This is an optimization exercise on Yosys and OpenROAD, whose aim is small area and a short achievable clock period, not a production implementation.
The RTL was checked by simulation tests, not by an equivalence proof against the original design.
Power figures rest on the tool's default switching activity, not on a simulated workload.

==> design.v <==
`timescale 1ns / 1ps
module Master #(parameter data_size = 32)(H_readyN,H_rsp,H_rstN,H_clk,R_data, 
				i_add,i_WR,i_size,i_burst,idle,busy,i_data,    
				H_add,H_WR,H_size,H_burst,H_trans,W_data);     
input H_readyN;
input H_rsp;
input H_rstN;
input H_clk;
input   [data_size-1 :0] R_data;
output  [31:0] H_add;
output         H_WR;
output  [2:0]  H_size;
output  [3:0]  H_burst;
output  [1:0]  H_trans;
output  [data_size-1:0] W_data;
input   [31:0] i_add;     
input          i_WR;
input   [2:0]  i_size;
input   [2:0]  i_burst;
input          busy;
input          idle;
input   [data_size-1:0] i_data;
reg     [1:0]  i_trans;
reg     [data_size-1:0] data_1;
reg     [31:0] add;
reg            WR;
reg     [2:0]  size;
reg     [3:0]  burst;
reg     [data_size-1:0] data;
reg     [6:0]  cal_size;
reg     [4:0]  cal_burst;  
reg     [12:0] initial_add;
reg     [12:0] trans_size;  
reg     [12:0] start_add;
reg     [12:0] wrap_bound;
reg     [data_size-1:0]rec_data;
reg     [3:0] counter;
reg     [3:0] shifty;
reg     [3:0] temp_counter;
reg     [1:0] trans_next;
	parameter HTRANS_IDLE    = 2'b00;
	parameter HTRANS_BUSY    = 2'b01; 
	parameter HTRANS_NONSEQ  = 2'b10;
	parameter HTRANS_SEQ     = 2'b11;
	parameter SINGLE   = 3'b000;
	parameter INCR     = 3'b001;
	parameter WRAP4    = 3'b010;
	parameter INCR4    = 3'b011;
	parameter WRAP8    = 3'b100;
	parameter INCR8    = 3'b101;
	parameter WRAP16   = 3'b110;
	parameter INCR16   = 3'b111;
	parameter BYTE     = 3'b000;
	parameter BYTE_2   = 3'b001;
	parameter BYTE_4   = 3'b010;
	parameter BYTE_8   = 3'b011;
	parameter BYTE_16  = 3'b100;
	parameter BYTE_32  = 3'b101;
	parameter BYTE_64  = 3'b110;
	parameter BYTE_128 = 3'b111;
assign H_WR     = WR;
assign H_size   = size;
assign H_add    = add;   
assign H_burst  = burst;
assign H_trans  = i_trans;
assign W_data   =  data  ;
always @ (posedge H_clk , negedge H_rstN)
	begin
		if (!H_rstN)
			begin		
						WR     <= 1'b0; 
						size   <= 3'b0;
						burst  <= 4'b0;		
						data   <= 0;
						data_1 <= 0;
			end 
		else if (H_readyN) 
			begin			
						WR     <= i_WR; 
						size   <= i_size;
						burst  <= i_burst;		
				if (i_WR && !busy)
					begin    	 
						data_1 <= i_data; 
						data   <= data_1;
					end
				else		
						data   <= data_1;  
			end
		else 	
			begin
						data_1 <= data_1;  
						data   <= data;
			end
	end
always @ (posedge H_clk or negedge H_rstN)
begin
if (!H_rstN)
	begin
																		        add  <= 32'b0;
																		initial_add  <= 13'b0;
																		temp_counter <= 4'b0;
	end
else if (H_readyN && trans_next == HTRANS_NONSEQ)   
	begin								 
																		initial_add  <= i_add [12:0];
																		        add  <= i_add;
																		temp_counter <= counter;
	end
else if(H_readyN &&(!busy) && trans_next == HTRANS_SEQ && i_burst == INCR )   
																		        add  <= add + cal_size;
else if(H_readyN &&(!busy) && temp_counter != 0 && trans_next == HTRANS_SEQ 
		&& (i_burst == WRAP4 | i_burst == WRAP8 | i_burst == WRAP16 ))
	begin 								
																		temp_counter <= temp_counter -1;
		if((add[12:0]+cal_size) >= wrap_bound)
																		        add  <={add[31:13],((add[12:0]+ cal_size) - trans_size)};
		else								 
																		        add  <={add[31:13],(add[12:0] + cal_size)}; 
	end		  
else if(H_readyN &&(!busy) && temp_counter != 0 && trans_next == HTRANS_SEQ 
		&& (i_burst == INCR4 | i_burst == INCR8 | i_burst == INCR16 ))
	begin	  		
																		        add  <= (add + cal_size);   
																		temp_counter <= temp_counter -1;
	end
else if ((i_burst == SINGLE)||(i_trans == HTRANS_IDLE)) 
																		temp_counter <= 0;
else
	begin
																		         add <= add;
																		temp_counter <= temp_counter;
	end
end
always @(posedge H_clk or negedge H_rstN )
	if (!H_rstN)        i_trans <= HTRANS_IDLE; 
	else if (idle)      i_trans <= HTRANS_IDLE;
	else if (busy)      i_trans <= HTRANS_BUSY;
	else if (!H_readyN) i_trans <= i_trans;
	else                i_trans <= trans_next;
always @(*)  
begin
 case(i_trans)
	HTRANS_IDLE  :				
																		trans_next = HTRANS_NONSEQ;   
	HTRANS_BUSY  :	if (!busy)	
																		trans_next = HTRANS_SEQ; 
					else		
																		trans_next = HTRANS_BUSY;
	HTRANS_NONSEQ:	if((burst != SINGLE))     
																		trans_next = HTRANS_SEQ;   
					else if (!H_readyN && H_rsp) 					    
																		trans_next = HTRANS_IDLE;											    	
					else												trans_next = HTRANS_NONSEQ;
	HTRANS_SEQ   :	begin 
						if(burst != SINGLE && burst != INCR) 
							if (temp_counter == 0)
																		trans_next = HTRANS_NONSEQ;
							else
																		trans_next = HTRANS_SEQ;
						else if (!H_readyN && H_rsp) 				    
																		trans_next = HTRANS_IDLE;
						else 					   
																		trans_next = HTRANS_SEQ;
					end
 endcase
end		
always @(*)   
	case (i_burst)
		WRAP4 : begin counter = 4'd3; cal_burst = 5'd4;  end
		INCR4 : begin counter = 4'd3; cal_burst = 5'd0;  end 
		WRAP8 : begin counter = 4'd7; cal_burst = 5'd8;  end
		INCR8 : begin counter = 4'd7; cal_burst = 5'd0;  end 
		WRAP16: begin counter = 4'd15;cal_burst = 5'd16; end
		INCR16: begin counter = 4'd15;cal_burst = 5'd0;  end 
		default:begin counter = 4'd0; cal_burst = 5'd0;  end 
	endcase
always @(*)
begin 
	trans_size = cal_burst * cal_size;
	start_add  = ((initial_add >> shifty)*(trans_size));  
	wrap_bound = start_add + trans_size ;
end
always @(*)     
 case(i_size)
	BYTE   : cal_size = 1;
	BYTE_2 : cal_size = 2;
	BYTE_4 : cal_size = 4;
	BYTE_8 : cal_size = 8;
	BYTE_16: cal_size = 16;
	BYTE_32: cal_size = 32;
	BYTE_64: cal_size = 64;
	BYTE_128:cal_size = 128;
	default: cal_size = 0;
 endcase
always @(*)    
	case(1'b1)   
		trans_size[3]: shifty = 3; 
		trans_size[4]: shifty = 4; 
		trans_size[5]: shifty = 5;
		trans_size[6]: shifty = 6;
		trans_size[7]: shifty = 7;
		trans_size[8]: shifty = 8; 
		trans_size[9]: shifty = 9;
		trans_size[10]:shifty = 10; 
		default:shifty =0;
	endcase
endmodule
==> run.sh <==
#!/bin/bash
# synth_recipe.tcl (not shown) runs the flow's synth.tcl, then flattens the netlist and writes it again
# the make line also repeats each setting of config.mk as NAME=value (left out here)
make -C /OpenROAD-flow-scripts/flow DESIGN_CONFIG=/design/flow/config.mk WORK_HOME=/design/flow/orfs CLKGATE_MAP_FILE= SYNTH_SCRIPT=/design/flow/synth_recipe.tcl finish
==> config.mk <==
export PLATFORM = sky130hd
export DESIGN_NAME = Master
export DESIGN_NICKNAME = Master
export VERILOG_FILES = /design/flow/design.v
export SDC_FILE = /design/flow/constraint.sdc
export NUM_CORES = 4
export LEC_CHECK = 0
export CAP_MARGIN = 20
export CORE_MARGIN = 2
export CORE_UTILIZATION = 40
export SLEW_MARGIN = 20
==> constraint.sdc <==
create_clock -name core_clock -period 15.0 [get_ports {H_clk}]
set_input_delay 3.0000 -clock core_clock [delete_from_list [all_inputs] [get_ports {H_clk}]]
set_output_delay 3.0000 -clock core_clock [all_outputs]
set_load 0.01 [all_outputs]
==> results.sh <==
export IMPL_gp_congestion=0.865
export IMPL_timing_critical_path_arrival_ns=14.52
export IMPL_synth_common_cells="sky130_fd_sc_hd__dfrtp_1 (122), sky130_fd_sc_hd__nand2_1 (119), sky130_fd_sc_hd__inv_1 (98)"
export IMPL_status="complete, no violations"
export IMPL_layoutNonFillerInstCount=1475
export IMPL_cts_reportedPaths_clkPinSlew_ns=0.07
export IMPL_grt_pass1_wl_mm=40.4
export IMPL_drc=0
export IMPL_yosys_area_share_simple=0.146
export IMPL_grtUsageMet2=0.316
export IMPL_clock_tree_root_cell="sky130_fd_sc_hd__clkbuf_16"
export IMPL_met3_track_utilization_from_global_routing=0.0630
export IMPL_min_path_type="register to register"
export IMPL_well_tap_count=319
export IMPL_yosys_top_cells_area="sky130_fd_sc_hd__dfrtp_1 (32%), sky130_fd_sc_hd__ha_1 (11%), sky130_fd_sc_hd__fa_1 (9.7%)"
export IMPL_nonClockInverterCount=100
export IMPL_die_width_um=160
export IMPL_postSynthCellCount=991
export IMPL_path_common_cell="sky130_fd_sc_hd__fa_1"
export IMPL_crit_path_max_fanout=14
export IMPL_yosysUniqueCellTypes=76
export IMPL_cts_tree="yes"
export IMPL_seqAreaFraction=0.251
export IMPL_met2_wirelength_mm=11.4
export IMPL_detail_route_vias_per_cell=5.11
export IMPL_sw_frac_of_total=0.352
export IMPL_fp_row_count=56
export IMPL_synth_compound_gate_area_share=0.111
export IMPL_total_power_mw=1.41
export IMPL_crit_family="adder cells"
export IMPL_tns_ns=0
export IMPL_grt_antenna_before_repair=1
export IMPL_vias=7536
export IMPL_io_pins=183
export IMPL_use_met1=0.262
export IMPL_cts_path_max_buffers=2
export IMPL_post_synth_mux_area_share=0.124
export IMPL_post_cts_buffers=0
export IMPL_detail_route_antenna_nets=0
export IMPL_postRouteWirelength_mm=24.7
export IMPL_layout_cells_most_common="sky130_fd_sc_hd__clkdlybuf4s50_1"
export IMPL_power_density_nw_per_um2=116
export IMPL_max_freq_ghz=0.0704
export IMPL_final_seq_area_um2=3050
export IMPL_dominant_cell_class="multi-input combinational cells"
export IMPL_synthToLayoutAreaGrowth_pct=25.4
export IMPL_worstPathRequired_ns=15.31
export IMPL_final_critical_path_setup_slack_ns=0.797
export IMPL_gr_usage_all_layers=0.199
export IMPL_reg_top3="add (32), data (32), data_1 (32)"
export IMPL_synth_avg_cell_area_um2=9.77
export IMPL_n_antenna_cell=0
export IMPL_synth_top_area_cell="sky130_fd_sc_hd__dfrtp_1"
export IMPL_setup_reg_to_reg_worst_slack_ns=7.00
export IMPL_power_drawn_by_the_combinational_cells_mw=0.550
export IMPL_number_of_clock_sinks=122
export IMPL_p_clk_frac=0.282
export IMPL_post_cts_hold_buffer_count=0
export IMPL_hold_path_endpoint="initial_add[0]"
export IMPL_leakage_nw=5.42
export IMPL_initial_core_utilization=0.410
export IMPL_clock_latency_on_the_worst_skew_pair_ns=0.42
export IMPL_timing_rr_end="add[9]"
export IMPL_fin_worst_hold_slack_ns=0.475
export IMPL_syn_nets=1229
export IMPL_critical_path_depth=42
export IMPL_power_report_internal_total_mw=0.914
export IMPL_timing_max_transition_violations_final=0
export IMPL_top_count_cell_post_synth="sky130_fd_sc_hd__dfrtp_1"
export IMPL_h_tree_depth=4
export IMPL_grt_setup_unrepaired="false"
export IMPL_top_power_consumer_group="combinational logic"
export IMPL_min_period_over_period=0.947
export IMPL_synth_top_family_by_area="adder cells"
export IMPL_post_syn_area_um2=9680
export IMPL_number_of_filler_instances_in_the_final_layout=2234
export IMPL_postSynth_asyncResetShare=1.00
export IMPL_seq_area_frac_synth=0.315
export IMPL_clkCellAreaFrac=0.0466
export IMPL_setup_worst_path_end_class="register"
export IMPL_post_drt_wl_per_cell_um=16.7
export IMPL_synthDominantCellAreaShare=0.315
export IMPL_multi_input_area_share=0.501
export IMPL_initialDrtViolationCount=343
export IMPL_skew_ns=0.0121
export IMPL_multi_input_area_um2=6080
export IMPL_globalRouteOverflowTotal=0
export IMPL_setup_viol_count_final=0
export IMPL_p_seq_frac=0.328
export IMPL_final_layout_size_suffix_gt1_frac=0.140
export IMPL_yosysWarnings=1
export IMPL_highest_layer="met4"
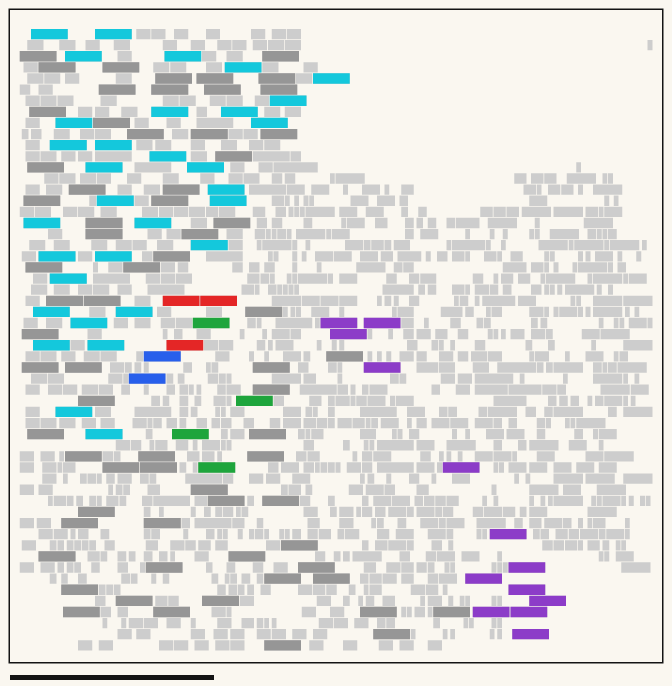
*Register map, names as in the netlist*
The bar under the picture is 50 µm long. Other sequential cells in the stronger gray, the rest of the logic in the fainter gray.
[green] `temp_counter` | flops: 4
[cyan] `data` | flops: 32
[purple] `initial_add` | flops: 13
[red] `burst` | flops: 3
[blue] `i_trans` | flops: 2

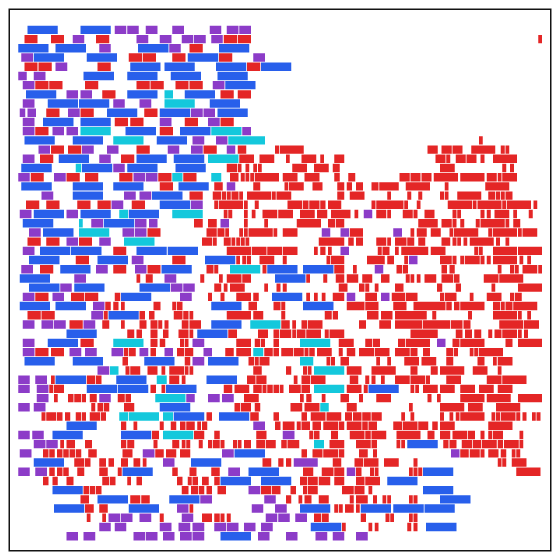
*Cells colored by class*
[cyan] clock drivers and dummy loads | cells: 32
[red] combinational and other logic | cells: 830
[blue] flops | cells: 122
[purple] other buffers and delay cells | cells: 172

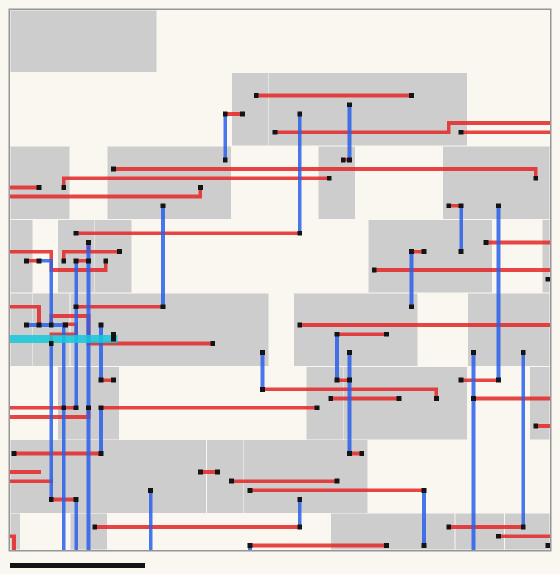
*Layout detail*
The bar under the picture is 5 µm long. Region (70, 102) to (90, 122) µm. Cells in gray, sequential cells in the stronger gray; small squares are vias.
[red] metal 1
[blue] metal 2
[cyan] metal 3
sequential cells in the window: 0
most frequent: ha_1 (8), inv_1 (6)
cells with their middle in the window: 24

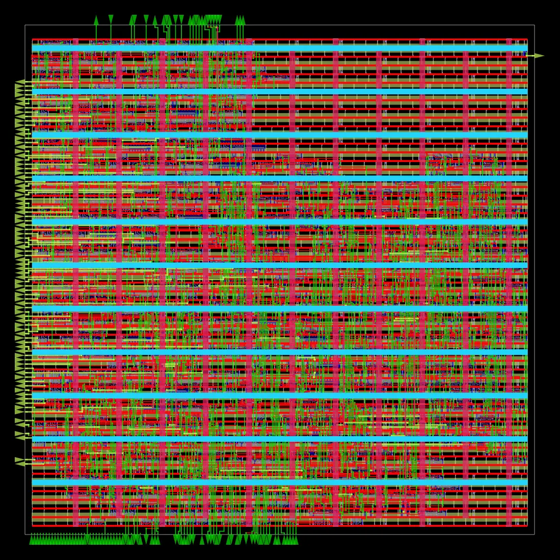
*Top view of the die*
die outline height: 160 µm
post-layout instance area: 12100 µm²

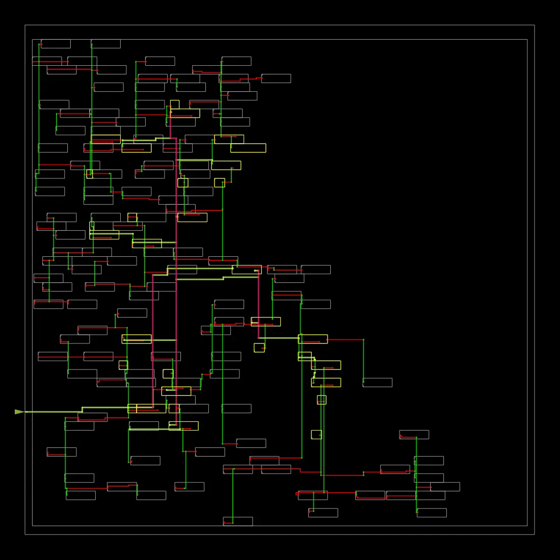
*Clock wiring as the flow saved it*
Clock buffer cells: 18
Clock group: 0.399 mW
seq_cells: 122

-- static timing again, ports no longer ideal --
No port has a modelled driver above. Below, the same layout with a new extraction and two added sets of constraints.
Step 1 sets driving cells, clkbuf_16 on the clock port and buf_2 on the other inputs (assumed; they add their load-dependent delay and slew).
Step 2 adds t to the input delays and takes it off the output delays; t is the mean of the earliest and latest rising clock arrival at the registers after step 1. Input paths then give back, and output paths get back, about the clock's delay inside the block.
a / b / c = ideal / step 1 / step 2; a / b = the first two.
t, ns: 0.453
setup WS [ns]: 0.797 / 0.801 / 0.348
worst setup path at the end: input to register
After both steps this run still meets setup and hold. The setup slack of this run moves by +0.004 ns with the drivers and by -0.449 ns with both steps.
